What follows belongs to an exercise in optimizing a design on an open flow for small area, a short achievable clock period and few clock cycles; a production flow would make more cautious choices. Only simulation tests tie the RTL to the original design; equivalence was not proved. Some runs may be left out. An edit can pass the tests and still lose a function that they never use.

File: flow/run.sh
#!/bin/bash
# synth_recipe.tcl (not shown) runs the flow's synth.tcl, then flattens the netlist and writes it again
# the make line also repeats each setting of config.mk as NAME=value (left out here)
make -C /OpenROAD-flow-scripts/flow DESIGN_CONFIG=/design/flow/config.mk WORK_HOME=/design/flow/orfs CLKGATE_MAP_FILE= SYNTH_SCRIPT=/design/flow/synth_recipe.tcl finish
File: flow/config.mk
export PLATFORM = sky130hd
export DESIGN_NAME = matrix_mult
export DESIGN_NICKNAME = matrix_mult
export VERILOG_FILES = /design/flow/design.v
export SDC_FILE = /design/flow/constraint.sdc
export NUM_CORES = 4
export LEC_CHECK = 0
export CAP_MARGIN = 20
export CORE_MARGIN = 2
export CORE_UTILIZATION = 40
export PLACE_DENSITY = 0.6
export SLEW_MARGIN = 20
File: flow/constraint.sdc
create_clock -name core_clock -period 8.0 [get_ports {clk}]
set_input_delay 1.6000 -clock core_clock [delete_from_list [all_inputs] [get_ports {clk}]]
set_output_delay 1.6000 -clock core_clock [all_outputs]
set_load 0.01 [all_outputs]
File: flow/design.v
`timescale 1ns / 1ns
module register #(parameter DW = 8) (
	input clk,
	input rst,
	input ld,
	input [DW-1:0] data_in,
	output reg [DW-1:0] data
);
	(*RAM_STYLE="BLOCK"*)
	always @(posedge clk) begin
		if(rst) begin
			data <= {DW{1'd0}};
		end
		else if (ld) begin
	    	data <= data_in;
		end
	end
endmodule
`timescale 1ns / 1ns
module memory #(parameter DW = 8, m = 8 , n = 8) (
		input clk,
		input readEN,
		input writeEN,
		input ramEN,
		input [(m + n)-1:0] addr,
		input [(m + n)-1 :0] data_in,
		output reg [DW-1:0] data_out
    );
	(*RAM_STYLE="BLOCK"*)
  reg [DW-1:0] mat [m*n-1:0];  
    always @(posedge clk) begin
        if (ramEN)
            if (writeEN)
                mat[addr] <= data_in;
            else if(readEN)
                data_out <= mat[addr];
    end
endmodule
`timescale 1ns / 1ns
module memoryFinall #(parameter DW = 8, m = 8 , n = 8) (
		input clk,
		input readEN,
		input writeEN,
		input ramEN,
		input [(m + n)-1:0] addr,
		input [2*DW-1:0] data_in,
		output reg [2*DW-1:0] data_out
    );
	 (*RAM_STYLE="BLOCK"*)
   reg [2*DW-1:0] mat [m*n-1:0];
  always @(posedge clk)
      if (ramEN)
        if (writeEN)
          mat[addr] <= data_in;
        else if(readEN)
            data_out <= mat[addr];
endmodule
`timescale 1ns / 1ns
module datapath #(parameter DATA_WIDTH = 8, m = 8, n = 8) (
		input [DATA_WIDTH-1:0] data_in,
		input clk, rst,
		input m1EN, m2EN, m3EN, m1rEN, m2rEN, m3rEN, m1wEN, m2wEN, m3wEN,
		input mult_ld, mult_rst,
		input [(m+n)-1:0] addr1, addr2, addr3,
		input [1:0] shift_cnt,
		output [2*DATA_WIDTH-1:0] data_out
    );
	wire [DATA_WIDTH-1:0] out1;
	wire [DATA_WIDTH-1:0] out2;
	memory #(DATA_WIDTH,m,n) mat1 (
		.clk(clk), 
		.readEN(m1rEN), 
		.writeEN(m1wEN), 
		.ramEN(m1EN), 
		.addr(addr1), 
		.data_in(data_in), 
		.data_out(out1)
    );
	memory #(DATA_WIDTH,n,m) mat2 (
		.clk(clk), 
		.readEN(m2rEN), 
		.writeEN(m2wEN), 
		.ramEN(m2EN), 
		.addr(addr2), 
		.data_in(data_in), 
		.data_out(out2)
    );
	wire [2*DATA_WIDTH-1:0] mult_reg_out;
	wire [2*DATA_WIDTH-1:0] mult_reg_in;
	wire [2*DATA_WIDTH-1:0] mult_res;
	wire [2*DATA_WIDTH-1:0] result;
    wire overFlow;
	assign mult_res = out1 * out2;
	assign {overFlow,mult_reg_in} = mult_reg_out + mult_res;
	wire ld_rst = rst | mult_rst;
	parameter regPar = 2*DATA_WIDTH+2;
	register #(regPar) ld_reg (
		.clk(clk), 
		.rst(ld_rst), 
		.ld(mult_ld),
		.data_in(mult_reg_in),
		.data(mult_reg_out)
    );
    memoryFinall #(DATA_WIDTH,m,m) mat3 (
		.clk(clk),
		.readEN(m3rEN), 
		.writeEN(m3wEN), 
		.ramEN(m3EN), 
		.addr(addr3), 
		.data_in(mult_reg_out), 
		.data_out(result)
    );
    assign data_out = result;
endmodule
`timescale 1ns / 1ns
module controller #(parameter m = 8 , n = 8)(
		input start,
		input rst, clk,
		output reg m1EN, m2EN, m3EN, m1rEN, m2rEN, m3rEN, m1wEN, m2wEN, m3wEN,
		output reg mult_ld,
		output reg [1:0] shift_cnt,
		output reg mult_rst,
		output reg [(m + n)-1:0] addr1, addr2, addr3,
		output reg done
    );
	 (* FSM_ENCODING="SEQUENTIAL", SAFE_IMPLEMENTATION="NO" *)
	parameter sum_MN = m + n - 1;
	reg [5:0] ps;
	reg [sum_MN:0] readi;
	reg [sum_MN:0] i;
	reg [sum_MN:0] j;
	reg [sum_MN:0] k;
	reg [7:0] outi;
	always @(posedge clk) begin
		if(rst) begin
			ps = 6'd0;
			outi = 8'd0;
			done <= 1'b0;
			shift_cnt <= 2'd0;
			{m1EN, m2EN, m3EN, m1rEN, m2rEN, m3rEN, m1wEN, m2wEN, m3wEN, mult_ld, mult_rst} <= 11'b00000000000;
			readi = {sum_MN{1'b0}};  
			i = {sum_MN{1'b0}};  
			j = {sum_MN{1'b0}};  
			k = {sum_MN{1'b0}};
		end 
		else begin
			{m1EN, m2EN, m3EN, m1rEN, m2rEN, m3rEN, m1wEN, m2wEN, m3wEN, mult_ld, mult_rst} <= 11'b00000000000;
			done <= 1'b0;
			case (ps)
				0: begin 
					ps = start ? 6'd1 : 6'd0;
				end
				1: begin 
					m1EN <= 1'b1;
					m1wEN <= 1'b1;
					addr1 <= readi;
					readi = readi + 1;  
					if(readi >= (m*n) ) begin
						ps = 6'd2;
						readi = 8'd0;
					end
				end
				2: begin 
					m2EN <= 1'b1;
					m2wEN <= 1'b1;
					addr2 <= readi;
					readi = readi + 1; 	 
					if(readi >= (m*n) ) begin
						ps = 6'd3;
						readi = 8'd0;
					end
				end
				3: begin
					addr1 <= (n * i) + k;
					addr2 <= j + (m * k);
					m1rEN <= 1'b1;
					m2rEN <= 1'b1;
					m1EN <= 1'b1;
					m2EN <= 1'b1;
					k = k + 1;
					ps = 6'd4;
				end
				4: begin
					mult_ld <= 1'b1;
					if(k > n-1) begin
						ps = 6'd5;
						k = {sum_MN{1'd0}};
					end
					else begin
						ps = 6'd3;
					end
				end
				5: begin
					mult_rst <= 1'b1;
					m3EN <= 1'b1;
					m3wEN <= 1'b1;
					addr3 <= (m * i) + j;						
					j = j + 1;
					if(j > m-1) begin
						i = i + 1;
						ps = 6'd6;
						j = {sum_MN{1'd0}};
					end 
					else begin
						ps = 6'd3;
					end
				end
				6: begin
					if(i > m-1) begin
						ps = 6'd7;
					end
					else begin
						ps = 6'd3;
					end
				end
				7: begin
					addr3 <= outi;
					m3EN <= 1'b1;
					m3rEN <= 1'b1;
					ps = 6'd8;		
				end
				8: begin
					done <= 1'b1;
					outi = outi + 1;
					if(outi >= m*m) begin
						outi = 8'd0;
						i = {sum_MN{1'b0}};
						ps = 6'd0;
					end
					else begin
						ps = 6'd7;
					end
				end
				default ps=0;
			endcase
		end
	end
endmodule
`timescale 1ns / 1ns
module matrix_mult #(parameter DW = 8, m = 8 , n = 8)(
		input clk,
		input reset,
		input [DW-1:0] data_in,
		input start,
		output [2*DW-1:0] data_out,
		output done
    );
wire [(m+n)-1:0] addr1, addr2, addr3;
wire [1:0] shift_cnt;
datapath #(DW,m,n) mult_dp (
    .data_in(data_in), 
    .clk(clk), 
    .rst(reset), 
    .m1EN(m1EN), 
    .m2EN(m2EN), 
    .m3EN(m3EN), 
    .m1rEN(m1rEN), 
    .m2rEN(m2rEN), 
    .m3rEN(m3rEN), 
    .m1wEN(m1wEN), 
    .m2wEN(m2wEN), 
    .m3wEN(m3wEN), 
    .mult_ld(mult_ld), 
    .mult_rst(mult_rst), 
    .addr1(addr1), 
    .addr2(addr2), 
    .addr3(addr3), 
	.shift_cnt(shift_cnt),
    .data_out(data_out)
    );
controller #(m,n) mult_ctrl (
    .start(start), 
    .rst(reset), 
    .clk(clk), 
    .m1EN(m1EN), 
    .m2EN(m2EN), 
    .m3EN(m3EN), 
    .m1rEN(m1rEN), 
    .m2rEN(m2rEN), 
    .m3rEN(m3rEN), 
    .m1wEN(m1wEN), 
    .m2wEN(m2wEN), 
    .m3wEN(m3wEN), 
    .mult_ld(mult_ld), 
	.shift_cnt(shift_cnt),
    .mult_rst(mult_rst), 
    .addr1(addr1), 
    .addr2(addr2), 
    .addr3(addr3), 
    .done(done)
    );
endmodule
==> impl_metrics.json, run 1 <==
{
  "status": "no timing/DRC/antenna violations",
  "drc_errors": 0,
  "chipWidth_um": 460,
  "fin_area_um2": 93800,
  "drtPass1Iterations": 9,
  "clk_root_buffer_cell": "sky130_fd_sc_hd__clkbuf_16",
  "post_route_cells_drive_above_1_share": 0.105,
  "timing.rr.start": "mult_dp.ld_reg.data[6]$_SDFFE_PP0P_",
  "synth_top_family_by_area": "compound AO/OA/AOI/OAI gates",
  "final_nets": 5173,
  "cts_setup_buffers": 0,
  "synth_simple_gate_area_share": 0.0493,
  "final_common_cell": "sky130_fd_sc_hd__edfxtp_1",
  "finalMaxSlewViolations": 0,
  "hold_path_end": "mult_ctrl.i[1]$_SDFFE_PP0P_",
  "tritoncts_clock_tree": "built",
  "worstSetupEndpoint": "mult_dp.ld_reg.data[14]$_SDFFE_PP0P_",
  "numSequentialCells": 2200,
  "critical_path_arrival_ns": 6.00,
  "wirelength_met1_um": 89700,
  "gpl.final_weighted_congestion": 0.811,
  "capture_instance_of_the_worst_register_to_register_path": "mult_dp.ld_reg.data[14]$_SDFFE_PP0P_",
  "totalNegativeSetupSlack_ns": 0,
  "cpPeakStageDelay_ns": 0.78,
  "tap_cells": 2704,
  "cts_htree_levels": 4,
  "design.portCount": 28,
  "skew_ns": 0.0430,
  "worst-path-buf-inv": 4,
  "worstPathMaxFanout": 66,
  "non_clock_buffer_area_share": 0.0168,
  "clkSinkCount": 2200,
  "top_sig_layer": "met5",
  "drt.antenna.violating_nets": 0,
  "multi_input_comb_area_um2": 16700,
  "grt_most_used_layer": "met2",
  "timing.critical_path.slowest_stage_cell": "sky130_fd_sc_hd__dfxtp_4",
  "placed_area_um2": 87100
}
Testbench counts for the RTL of run 1, summed over its fixed seeds: cycles 43,304.
## run 1: synthesized netlist by cell type, types with 7 or more instances
cell | instances | share of area
sky130_fd_sc_hd__a21oi_1 | 134 | 0.0081
sky130_fd_sc_hd__a221oi_1 | 182 | 0.019
sky130_fd_sc_hd__a222oi_1 | 25 | 0.0030
sky130_fd_sc_hd__a22o_1 | 169 | 0.018
sky130_fd_sc_hd__a22oi_1 | 627 | 0.057
sky130_fd_sc_hd__a31oi_1 | 160 | 0.012
sky130_fd_sc_hd__and2_1 | 43 | 0.0032
sky130_fd_sc_hd__and3_1 | 44 | 0.0033
sky130_fd_sc_hd__buf_1 | 56 | 0.0025
sky130_fd_sc_hd__buf_2 | 11 | 0.00066
sky130_fd_sc_hd__clkbuf_1 | 234 | 0.011
sky130_fd_sc_hd__dfxtp_1 | 102 | 0.025
sky130_fd_sc_hd__edfxtp_1 | 2098 | 0.76
sky130_fd_sc_hd__fa_1 | 53 | 0.013
sky130_fd_sc_hd__ha_1 | 45 | 0.0068
sky130_fd_sc_hd__inv_1 | 112 | 0.0051
sky130_fd_sc_hd__mux2i_1 | 13 | 0.0016
sky130_fd_sc_hd__nand2_1 | 139 | 0.0063
sky130_fd_sc_hd__nand3_1 | 59 | 0.0036
sky130_fd_sc_hd__nand3b_1 | 8 | 0.00072
sky130_fd_sc_hd__nand4_1 | 100 | 0.0075
sky130_fd_sc_hd__nor2_1 | 273 | 0.012
sky130_fd_sc_hd__nor2b_1 | 7 | 0.00053
sky130_fd_sc_hd__nor3_1 | 28 | 0.0017
sky130_fd_sc_hd__nor3b_1 | 13 | 0.0012
sky130_fd_sc_hd__nor4_1 | 28 | 0.0021
sky130_fd_sc_hd__o21ai_0 | 24 | 0.0014
sky130_fd_sc_hd__o21ai_1 | 8 | 0.00048
sky130_fd_sc_hd__o31ai_1 | 8 | 0.00072
sky130_fd_sc_hd__or2_2 | 11 | 0.00083
sky130_fd_sc_hd__or3_1 | 19 | 0.0014
sky130_fd_sc_hd__or4_1 | 12 | 0.0011
sky130_fd_sc_hd__xnor2_1 | 20 | 0.0021
sky130_fd_sc_hd__xor2_1 | 11 | 0.0012
## run 1: metrics by stage
step	setup WS, ns	std cells
after global routing	2.37	7950
after floorplan	2.85	4966
after detailed placement	2.32	7550
after CTS	2.30	7946
after global placement	2.40	7550
final	2.72	7950
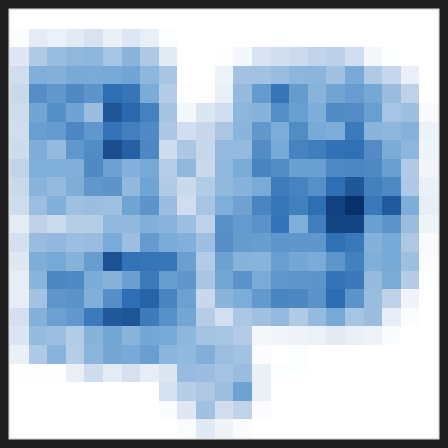
Run 1: routed metal per tile
23 x 23 tiles, from white (low) to dark blue (high), scaled to the fullest tile. Values are wire area over tile area, all layers added.
29% of the tiles are over half the peak. The emptiest ninth of the die: south-east. The mean over all tiles is 0.17. The fullest tile reaches 0.52. 25% of the tiles are nearly empty.
Wirelength per Cell: 27.5 µm
vias: 47,300
DRT Wirelength: 219,000 µm

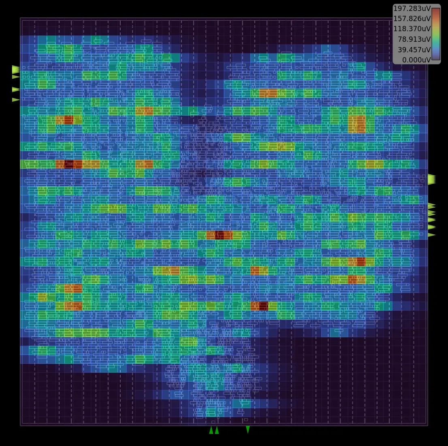
Run 1: supply voltage drop heat map

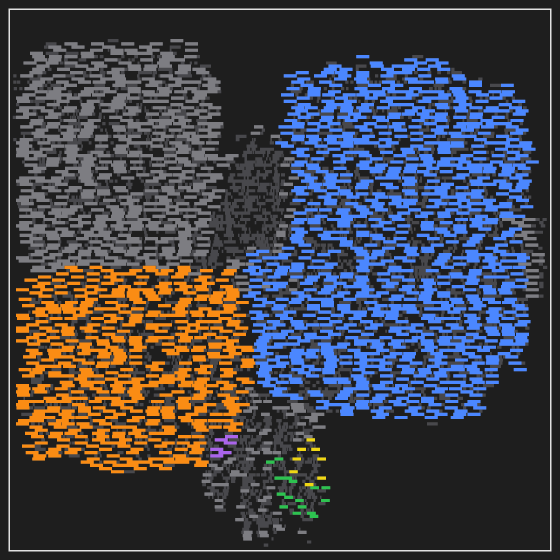
Run 1: sequential cells grouped by signal name
Orange marks `mult_dp.mat1.mat`, sequential cells 512. Blue marks `mult_dp.mat3.mat`, sequential cells 1,024. Yellow marks `mult_ctrl.outi`, sequential cells 8, where south. Purple marks `mult_ctrl.addr1`, sequential cells 6, where south. Green marks `mult_ctrl.i`, sequential cells 16, where south.
Another 634 sequential cells are not coloured.
register area: 65,100 µm²
fin util: 0.454
fraction of area in registers: 0.694

Run 1, cells coloured by class:
Bar = 100 µm. Fill, decap, tap and diode cells in grey.
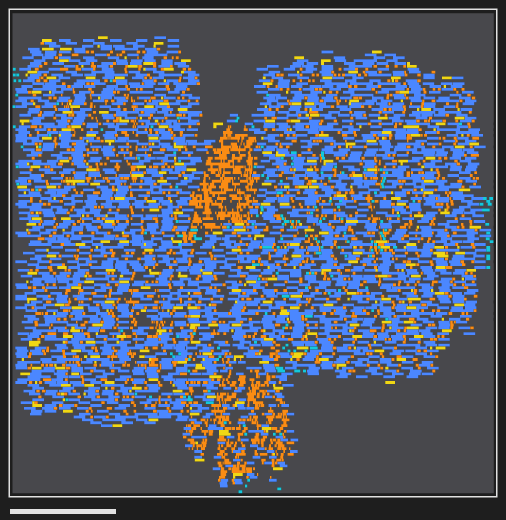

--- run 2: outline of the changes from run 1 ---
flow/design.v: 292 -> 1265 lines; modules unchanged: 0
  dot8: new, 1205 lines
  matrix_mult: edited, 53 -> 60 lines
  removed: register, memory, memoryFinall, datapath, controller
==> module matrix_mult as of run 2 <==
module matrix_mult #(parameter DW = 8, m = 8, n = 8)(
    input clk,
    input reset,
    input [DW-1:0] data_in,
    input start,
    output [2*DW-1:0] data_out,
    output reg done
);
  localparam S = 2;
  localparam LAST = 186 + S;
  reg [7:0] cnt;
  wire idle = (cnt == 8'd0) || (cnt == LAST);
  always @(posedge clk) begin
    if (reset)
      cnt <= 8'd0;
    else if (idle)
      cnt <= start ? 8'd1 : 8'd0;
    else
      cnt <= cnt + 8'd1;
  end
  always @(posedge clk) begin
    if (reset)
      done <= 1'b0;
    else
      done <= (cnt >= 122 + S) && (cnt <= 185 + S);
  end
  wire load_a = (cnt >= 8'd2) && (cnt <= 8'd65);
  reg [7:0] ar [0:63];
  integer p;
  always @(posedge clk) begin
    ar[0] <= load_a ? data_in : ar[63];
    for (p = 1; p < 64; p = p + 1)
      ar[p] <= ar[p-1];
  end
  reg [63:0] arow;
  wire load_row = (cnt[2:0] == 3'd2);
  integer q;
  always @(posedge clk) begin
    if (load_row)
      for (q = 0; q < 8; q = q + 1)
        arow[8*q +: 8] <= ar[55 - q];
  end
  wire [6:0] bidx = cnt[6:0] - 7'd2;    
  wire load_b_any = (cnt >= 8'd66) && (cnt <= 8'd129);
  reg [7:0] bl [0:63];
  integer k, r;
  always @(posedge clk) begin
    for (k = 0; k < 8; k = k + 1) begin
      bl[8*k] <= (load_b_any && bidx[5:3] == k) ? data_in : bl[8*k+7];
      for (r = 1; r < 8; r = r + 1)
        bl[8*k+r] <= bl[8*k+r-1];
    end
  end
  wire [63:0] bcol;
  genvar g;
  generate for (g = 0; g < 8; g = g + 1) begin : bc
    assign bcol[8*g +: 8] = bl[8*g];
  end endgenerate
  dot8 u_dot (.clk(clk), .a(arow), .b(bcol), .dot(data_out));
endmodule
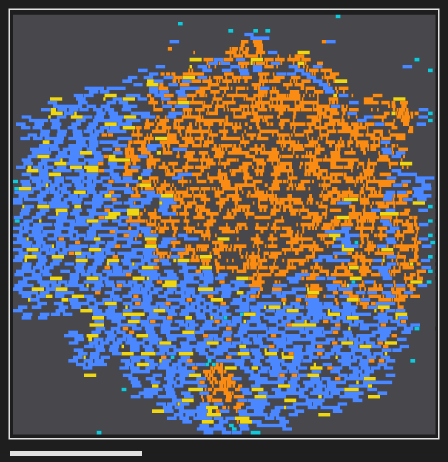
Run 2: cells coloured by class
Bar = 100 µm. Fill, decap, tap and diode cells in grey.
Blue marks registers, cells 1,209, share of their area 55%. Yellow marks clock drivers and dummy loads, cells 204, share of their area 8.3%. Orange marks remaining logic cells, cells 1,746, share of their area 36%. Cyan marks remaining buffers and delay cells, cells 35, share of their area 0.73%.
fin util: 0.460
Final Cell Area: 46,900 µm²
Core Region: 102,000 µm²

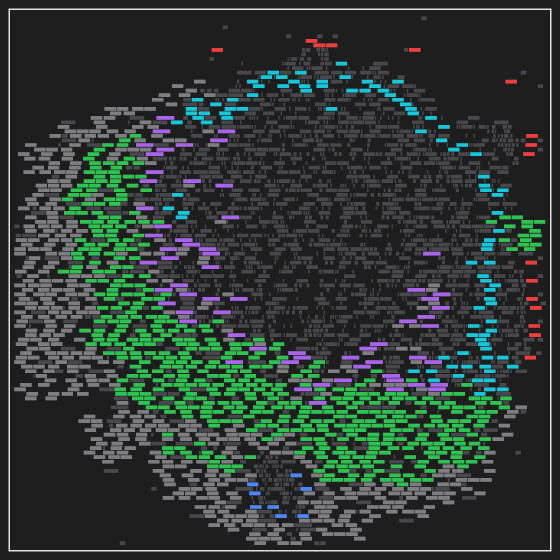
Run 2: sequential cells grouped by signal name
Blue marks `cnt`, sequential cells 8, where south. Purple marks `arow`, sequential cells 64. Red marks `u_dot.dot`, sequential cells 16. Cyan marks `u_dot.st1`, sequential cells 96. Green marks `bl`, sequential cells 512.
Another 513 sequential cells are not coloured.
fraction of area in registers: 0.530
register area: 24,800 µm²

==> run 2 against run 1 <==
  * Final area shrank 50%
  * Count of clock-buffer cells in the layout is 103 lower
  * Critical path type unchanged
  * Still clean on timing, DRC and antenna
  * Via count fell by 59%
  * Critical path depth fell by 4
  * Clock skew decreased by 0.020 ns
  * Synthesized area decreased by 51%
==> impl_metrics.json, run 2 <==
{
  "status": "no timing/DRC/antenna violations",
  "worst-path-buf-inv": 4,
  "synthTopCellsByCount": "sky130_fd_sc_hd__dfxtp_1, sky130_fd_sc_hd__inv_1, sky130_fd_sc_hd__fa_1",
  "vias": 19500,
  "capture_instance_of_the_worst_register_to_register_path": "u_dot.st1[42]$_DFF_P_",
  "final.setup.worst_slack_ns": 3.44,
  "final_nets": 3619,
  "clk_root_buffer_cell": "sky130_fd_sc_hd__clkbuf_16",
  "yosysMostFrequentCell": "sky130_fd_sc_hd__dfxtp_1",
  "chipWidth_um": 325,
  "timing.rr.start": "arow[0]$_DFFE_PN_",
  "critical_path_arrival_ns": 5.12,
  "post_route_cells_drive_above_1_share": 0.0855,
  "finalNonFillerCells": 4562,
  "clkSinkCount": 1209,
  "initial_antenna_violation_count": 3,
  "gpl.final_weighted_congestion": 0.904,
  "numPlacedInstances": 4358,
  "final_common_cell": "sky130_fd_sc_hd__dfxtp_1",
  "wl_per_cell_um": 17.7,
  "drtPass1Iterations": 5,
  "synth_top_cell_area_share": 0.558,
  "pre_cts_slack_ns": 3.42,
  "yosysTopAreaCell": "sky130_fd_sc_hd__dfxtp_1",
  "timing.critical_path.slowest_stage_cell": "sky130_fd_sc_hd__fa_1",
  "design.portCount": 28,
  "multi_input_comb_area_um2": 14300,
  "worstPathMaxFanout": 8,
  "skew_ns": 0.0226,
  "finalMaxSlewViolations": 0,
  "cpPeakStageDelay_ns": 0.55,
  "cts_htree_levels": 3,
  "drt.antenna.violating_nets": 0,
  "synthTopCellsByArea": "sky130_fd_sc_hd__dfxtp_1, sky130_fd_sc_hd__fa_1, sky130_fd_sc_hd__edfxtp_1, sky130_fd_sc_hd__inv_1, sky130_fd_sc_hd__and2_1",
  "cts_setup_buffers": 0,
  "totalNegativeSetupSlack_ns": 0
}
Testbench counts for the RTL of run 2, summed over its fixed seeds: cycles 6,024.
run 2: changes by cell type after synthesis, sizes merged, moves of 232 or more:
| cell | delta |
|---|---|
| a22oi | -627 |
| and2 | +261 |
| clkbuf | -232 |
| dfxtp | +1043 |
| edfxtp | -2034 |
| fa | +416 |
| inv | +396 |
| nor2 | -248 |
run 2: cell type report:
class,count,share of cell area
Sequential cell,1209,0.530
Multi-Input combinational cell,1238,0.306
Clock buffer,154,0.0688
Inverter,508,0.0407
Tap cell,1368,0.0365
Clock inverter,50,0.0114
Timing Repair Buffer,35,0.00705
run 2: cells by family after synthesis:
kind of cell,after synthesis,share of synthesized area
AOI/OAI and AO/OA,42,0.00685
xor gates and xnor gates,32,0.00682
adders and majority gates,506,0.240
buffers and inverters,516,0.0474
DFF,1209,0.604
muxes,75,0.0205
and+or+nand+nor,583,0.0745
run 2: per-stage QoR:
stage / instance area [µm²] / utilization
5_1_grt: 46900 / 0.460
4_1_cts: 46900 / 0.460
6_report: 46900 / 0.460
3_5_place_dp: 43100 / 0.423
2_1_floorplan: 41100 / -
3_3_place_gp: 43100 / 0.423
run 2: worst max-delay path by stage:
| stage | start | end | slack [ns] |
|---|---|---|---|
| after floorplan | arow[0]$_DFFE_PN_ | u_dot.st1[42]$_DFF_P_ | 3.71 |
| after detailed placement | arow[0]$_DFFE_PN_ | u_dot.st1[42]$_DFF_P_ | 3.42 |
| final | arow[0]$_DFFE_PN_ | u_dot.st1[42]$_DFF_P_ | 3.44 |
| after global routing | arow[0]$_DFFE_PN_ | u_dot.st1[42]$_DFF_P_ | 3.27 |
| after CTS | arow[0]$_DFFE_PN_ | u_dot.st1[42]$_DFF_P_ | 3.38 |
| after global placement | arow[0]$_DFFE_PN_ | u_dot.st1[42]$_DFF_P_ | 3.43 |
run 2: metal layers:
metal  wire, µm  global-route usage
met4       2440              0.0558
met5          0                   0
met1      37100               0.217
met3       3540              0.0239
met2      37800               0.265
Run 2, close-up of the layout:
Bar = 20 µm. Region (218, 56) to (268, 106) µm. Cells in grey, sequential cells in the stronger grey; small squares are vias.
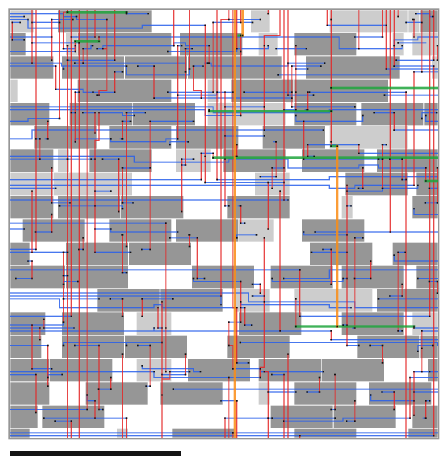

## Run 3: what changed since run 2
--- a/flow/config.mk
+++ b/flow/config.mk
@@ -9,4 +9,5 @@
 export CORE_MARGIN = 2
 export CORE_UTILIZATION = 40
 export PLACE_DENSITY = 0.6
+export SETUP_SLACK_MARGIN = 5
 export SLEW_MARGIN = 20
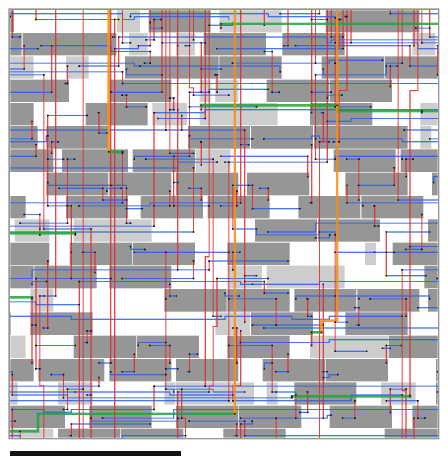
Run 3: close-up of the layout
Bar = 20 µm. Region (218, 56) to (268, 106) µm. Cells in grey, sequential cells in the stronger grey; small squares are vias.
Red marks M2. Orange marks M4. Blue marks M1. Green marks M3.
Sequential cells in the window: 65. Most frequent: dfxtp_1 (58), mux2_2 (7). 90 logic cells have their middle in the window. Netlist names of flops here include `bl` (56), `arow` (5), `ar` (3).

==> run 3 against run 2 <==
  * Global-route usage rose by 1.3 points
  * Critical endpoint is now u_dot.st1[48]$_DFF_P_
  * Count of clock-buffer cells in the layout shrank 4
  * Flip-flop and latch count did not move
  * Largest cell class unchanged
  * Still clean on timing, DRC and antenna
  * Wire length is 9.0% higher
  * Fmax increased by 9.5%
  * Highest routed layer unchanged
==> impl_metrics.json, run 3 <==
{
  "status": "no timing/DRC/antenna violations",
  "core_area_um2": 102000,
  "clkSinkCount": 1209,
  "drc_errors": 0,
  "totalNegativeSetupSlack_ns": 0,
  "skew_ns": 0.0432,
  "synthTopCellsByCount": "sky130_fd_sc_hd__dfxtp_1, sky130_fd_sc_hd__inv_1, sky130_fd_sc_hd__fa_1",
  "placed_area_um2": 43500,
  "synthTopCellsByArea": "sky130_fd_sc_hd__dfxtp_1, sky130_fd_sc_hd__fa_1, sky130_fd_sc_hd__edfxtp_1, sky130_fd_sc_hd__inv_1, sky130_fd_sc_hd__and2_1",
  "wl_per_cell_um": 18.9,
  "cpPeakStageDelay_ns": 0.62,
  "num-clock-buffers": 150,
  "worstPathMaxFanout": 3,
  "design.portCount": 28,
  "multi_input_comb_area_um2": 15200,
  "tritoncts_clock_tree": "built",
  "number_of_signal_net_buffers_in_the_layout": 126,
  "initial_antenna_violation_count": 2,
  "biggestCellCategory": "registers",
  "register_area_um2": 24900,
  "numSequentialCells": 1209,
  "synth_top_cell_area_share": 0.558,
  "layout.clock.cell_area_share": 0.0791,
  "worst-path-buf-inv": 5,
  "final_nets": 3711,
  "fin_area_um2": 48600
}
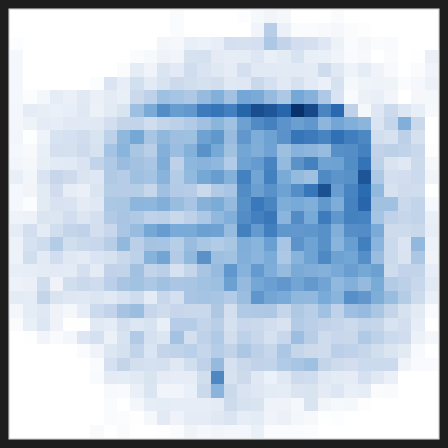
Run 3: routed metal per tile
32 x 32 tiles, from white (low) to dark blue (high), scaled to the fullest tile. Values are wire area over tile area, all layers added.
The fullest tile reaches 0.58. 18% of the tiles are nearly empty. The mean over all tiles is 0.13.
vias: 20,100
total routing usage reported by global routing: 0.174
DRT Wirelength: 88,200 µm

[run 3: changes by cell type in the layout (fill, tap and decap cells not counted), moves of 21 or more]
cell / change
sky130_fd_sc_hd__buf_4: +69
sky130_fd_sc_hd__fa_2: +150
sky130_fd_sc_hd__dfxtp_2: +40
sky130_fd_sc_hd__fa_1: -150
sky130_fd_sc_hd__inv_2: +81
sky130_fd_sc_hd__and2_1: -60
sky130_fd_sc_hd__and2_4: +60
sky130_fd_sc_hd__dfxtp_1: -43
sky130_fd_sc_hd__buf_6: +21
sky130_fd_sc_hd__inv_1: -81
[run 3: cell families (layout without fill, tap and decap cells)]
kind of cell               Yosys count  in the layout  share of synthesized area
DFF                               1209           1209                      0.604
and+or+nand+nor                    583            583                     0.0745
buffers and inverters              516            845                     0.0474
adders and majority gates          506            506                      0.240
muxes                               75             75                     0.0205
AOI/OAI and AO/OA                   42             42                    0.00685
xor gates and xnor gates            32             32                    0.00682
other                                0              1                          0
[run 3: worst paths after layout]
path                                          from                     to  slack, ns
worst min register to register    bl[6][2]$_DFF_P_       bl[7][2]$_DFF_P_       0.30
worst max-delay path            arow[25]$_DFFE_PN_  u_dot.st1[48]$_DFF_P_       3.84
worst min-delay path              bl[6][2]$_DFF_P_       bl[7][2]$_DFF_P_       0.30
worst max register to register  arow[25]$_DFFE_PN_  u_dot.st1[48]$_DFF_P_       3.84
[run 3: layer usage]
layer	global-route usage	wire length, µm	vias to the layer above
met1	0.230	39400	10300
li1	-	-	9267
met5	0	0	-
met4	0.0625	3280	0
met3	0.0323	4320	160
met2	0.285	41100	448
[run 3: metrics by stage]
stage | cells | util | setup slack [ns]
2_1_floorplan | 2963 | - | 4.06
3_3_place_gp | 4361 | 0.427 | 3.77
3_5_place_dp | 4361 | 0.427 | 3.76
4_1_cts | 4637 | 0.473 | 3.86
5_1_grt | 4660 | 0.477 | 3.76
6_report | 4661 | 0.477 | 3.84
[run 3: what timing repair did]
item,in CTS,in global routing
pin swaps,84,75
setup buffers,65,23
endpoints found under the setup margin,94,80
hold endpoints to repair,0,0
gates resized for setup,175,106
Run 3, sequential cells grouped by signal name:
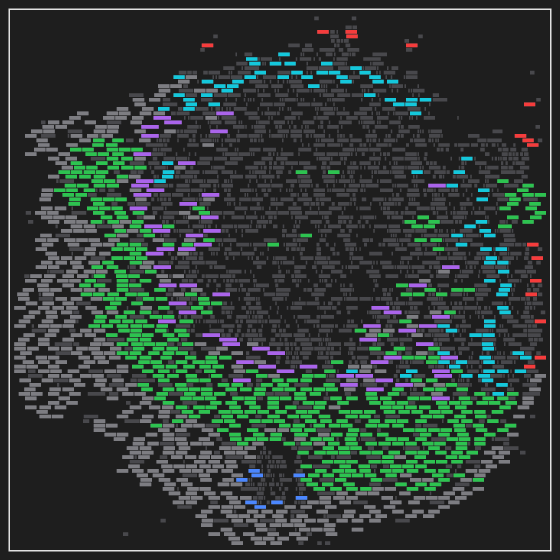

--- run 4: outline of the changes from run 3 ---
flow/design.v: 1265 -> 1429 lines; modules unchanged: 0
  dot8: edited, 1205 -> 1369 lines
  matrix_mult: edited, 60 -> 60 lines
==> module matrix_mult as of run 4 <==
module matrix_mult #(parameter DW = 8, m = 8, n = 8)(
    input clk,
    input reset,
    input [DW-1:0] data_in,
    input start,
    output [2*DW-1:0] data_out,
    output reg done
);
  localparam S = 3;
  localparam LAST = 186 + S;
  reg [7:0] cnt;
  wire idle = (cnt == 8'd0) || (cnt == LAST);
  always @(posedge clk) begin
    if (reset)
      cnt <= 8'd0;
    else if (idle)
      cnt <= start ? 8'd1 : 8'd0;
    else
      cnt <= cnt + 8'd1;
  end
  always @(posedge clk) begin
    if (reset)
      done <= 1'b0;
    else
      done <= (cnt >= 122 + S) && (cnt <= 185 + S);
  end
  wire load_a = (cnt >= 8'd2) && (cnt <= 8'd65);
  reg [7:0] ar [0:63];
  integer p;
  always @(posedge clk) begin
    ar[0] <= load_a ? data_in : ar[63];
    for (p = 1; p < 64; p = p + 1)
      ar[p] <= ar[p-1];
  end
  reg [63:0] arow;
  wire load_row = (cnt[2:0] == 3'd2);
  integer q;
  always @(posedge clk) begin
    if (load_row)
      for (q = 0; q < 8; q = q + 1)
        arow[8*q +: 8] <= ar[55 - q];
  end
  wire [6:0] bidx = cnt[6:0] - 7'd2;    
  wire load_b_any = (cnt >= 8'd66) && (cnt <= 8'd129);
  reg [7:0] bl [0:63];
  integer k, r;
  always @(posedge clk) begin
    for (k = 0; k < 8; k = k + 1) begin
      bl[8*k] <= (load_b_any && bidx[5:3] == k) ? data_in : bl[8*k+7];
      for (r = 1; r < 8; r = r + 1)
        bl[8*k+r] <= bl[8*k+r-1];
    end
  end
  wire [63:0] bcol;
  genvar g;
  generate for (g = 0; g < 8; g = g + 1) begin : bc
    assign bcol[8*g +: 8] = bl[8*g];
  end endgenerate
  dot8 u_dot (.clk(clk), .a(arow), .b(bcol), .dot(data_out));
endmodule
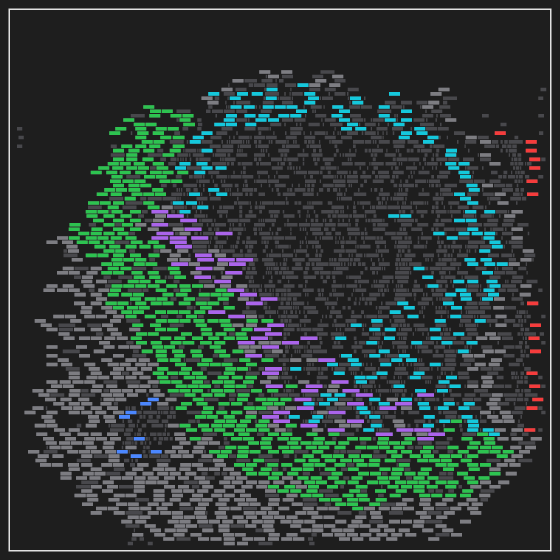
Run 4: sequential cells grouped by signal name
Red marks `u_dot.dot`, sequential cells 16. Green marks `bl`, sequential cells 512. Cyan marks `u_dot.st1`, sequential cells 193. Blue marks `cnt`, sequential cells 8, where south-west. Purple marks `arow`, sequential cells 64.
Another 577 sequential cells are not coloured.
register area: 28,100 µm²
fin util: 0.473
fraction of area in registers: 0.544

==> run 4 against run 3 <==
  * Critical endpoint is now u_dot.st1[86]$_DFF_P_
  * Die area rose by 7.5%
  * Still clean
  * Register-to-register slack better by 0.96 ns
  * Wire length rose by 0.86%
  * Count of clock-buffer cells in the layout increased by 33
  * First-iteration DRC count grew 7.5%
  * Largest cell class unchanged
  * Global-route usage fell by 0.91 points
==> impl_metrics.json, run 4 <==
{
  "worstPathMaxFanout": 3,
  "fin_area_um2": 51700,
  "worstSetupStartpoint": "arow[0]$_DFFE_PN_",
  "placed_area_um2": 46400,
  "numPlacedInstances": 4581,
  "gpl.final_weighted_congestion": 0.910,
  "clkSinkCount": 1370,
  "clk_root_buffer_cell": "sky130_fd_sc_hd__clkbuf_16",
  "drc_errors": 0,
  "timing.critical_path.slowest_stage_cell": "sky130_fd_sc_hd__fa_1",
  "drt.antenna.violating_nets": 0,
  "post_route_cells_drive_above_1_share": 0.149,
  "yosysMostFrequentCell": "sky130_fd_sc_hd__dfxtp_1",
  "chipWidth_um": 337,
  "yosysTopAreaCell": "sky130_fd_sc_hd__dfxtp_1",
  "worstSetupEndpoint": "u_dot.st1[86]$_DFF_P_",
  "launch_point_of_the_worst_hold_path": "bl[37][1]$_DFF_P_",
  "timing.rr.start": "arow[0]$_DFFE_PN_",
  "finalNonFillerCells": 4881,
  "cts_htree_levels": 4,
  "drtPass1Iterations": 5,
  "cpPeakStageDelay_ns": 0.59,
  "reg2reg_slack_ns": 4.80,
  "synthTopCellsByArea": "sky130_fd_sc_hd__dfxtp_1, sky130_fd_sc_hd__fa_1, sky130_fd_sc_hd__edfxtp_1, sky130_fd_sc_hd__and2_1, sky130_fd_sc_hd__inv_1",
  "status": "no timing/DRC/antenna violations",
  "worst-path-buf-inv": 2,
  "tritoncts_clock_tree": "built"
}
Testbench counts for the RTL of run 4, summed over its fixed seeds: cycles 6,056.
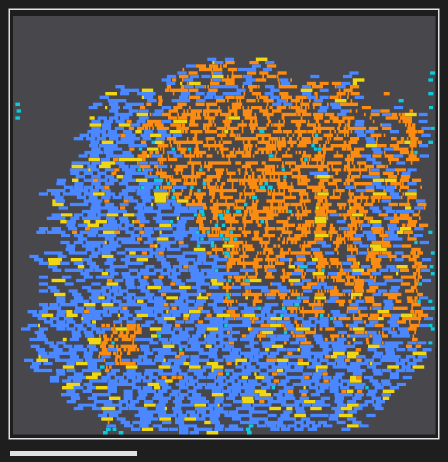
Run 4: cells coloured by class
Bar = 100 µm. Fill, decap, tap and diode cells in grey.
Blue marks registers, cells 1,370, share of their area 56%. Yellow marks clock drivers and dummy loads, cells 230, share of their area 9.0%. Cyan marks remaining buffers and delay cells, cells 107, share of their area 1.8%. Orange marks remaining logic cells, cells 1,695, share of their area 33%.
Core Region: 109,000 µm²
site row count: 121

[run 4: changes by cell type in the layout (fill, tap and decap cells not counted), sizes merged, moves of 4 or more]
| cell | previous run | this run |
|---|---|---|
| dfxtp | 1145 | 1306 |
| inv | 517 | 470 |
| clkbuf | 150 | 183 |
| buf | 99 | 80 |
| clkinv | 40 | 30 |
| xnor2 | 23 | 16 |
| nor2 | 26 | 20 |
| and2 | 304 | 299 |
| clkdlybuf4s15 | 0 | 5 |
| dlygate4sd2 | 17 | 12 |
| nand2 | 219 | 224 |
| xor2 | 9 | 14 |
| a21o | 2 | 6 |
| bufinv | 10 | 6 |
[run 4: layer usage]
metal,global-route usage,wire (µm),vias up
met4,0.0654,2730,0
met1,0.210,39200,10400
met2,0.262,40600,534
met3,0.0493,6340,174
met5,0,0,-
li1,-,-,9654
[run 4: timing repair]
item / 4_1_cts / 5_1_grt
buffers inserted: 58 / 9
endpoints found under the hold margin: 0 / 0
gates resized for setup: 118 / 51
setup endpoints to repair: 58 / 40
pin swaps: 66 / 48
[run 4: cell type report]
| class | instances | area, µm² | area share |
|---|---|---|---|
| diodes | 3 | 7.51 | 0.000145 |
| clock buffers | 183 | 3830 | 0.0740 |
| clock inverters | 47 | 662 | 0.0128 |
| inverters | 460 | 1730 | 0.0334 |
| multi-input cells | 1235 | 14600 | 0.282 |
| flip-flops and latches | 1370 | 28100 | 0.544 |
| well taps | 1476 | 1850 | 0.0357 |
| repair buffers | 107 | 921 | 0.0178 |
[run 4: worst register-to-register path, stage by stage, from the launching register on]
cell and delay (ns):
sky130_fd_sc_hd__edfxtp_1 0.46, sky130_fd_sc_hd__and2_4 0.19, sky130_fd_sc_hd__ha_4 0.26, sky130_fd_sc_hd__fa_2 0.44, sky130_fd_sc_hd__fa_1 0.59, sky130_fd_sc_hd__inv_2 0.06
sky130_fd_sc_hd__fa_2 0.58, sky130_fd_sc_hd__inv_2 0.04, sky130_fd_sc_hd__fa_1 0.44
[run 4: cell families after synthesis]
| group | synth area share |
|---|---|
| compound gates | 0.00755 |
| xor+xnor | 0.00645 |
| fa+ha+maj | 0.223 |
| buf+inv | 0.0405 |
| flops | 0.635 |
| mux | 0.0190 |
| simple gates | 0.0690 |

-- static timing again, ports no longer ideal --
The flow's constraints put no driver on any port. The routed layouts listed below were extracted and timed again, unchanged, in two steps. Step 1: set_driving_cell puts a clkbuf_16 on clk and a buf_2 on each other input, an assumption about the parent block. Step 2 also shifts input and output timing later by t, the mid clock arrival at the registers, as if the neighbouring blocks saw the same clock. a / b / c = ideal ports / drivers / drivers and shift; a / b = the first two.
run | t (ns) | setup slack, ns | worst slew at a driven data input, ns
run 1 | 0.922 | 2.721 / 2.721 / 2.721 | 0.04
run 2 | 0.739 | 3.445 / 3.445 / 3.445 | 0.04
run 3 | 0.748 | 3.841 / 3.841 / 3.841 | 0.03
run 4 | 0.789 | 4.800 / 4.800 / 4.800 | 0.06
After both steps setup and hold are still met in every run listed.
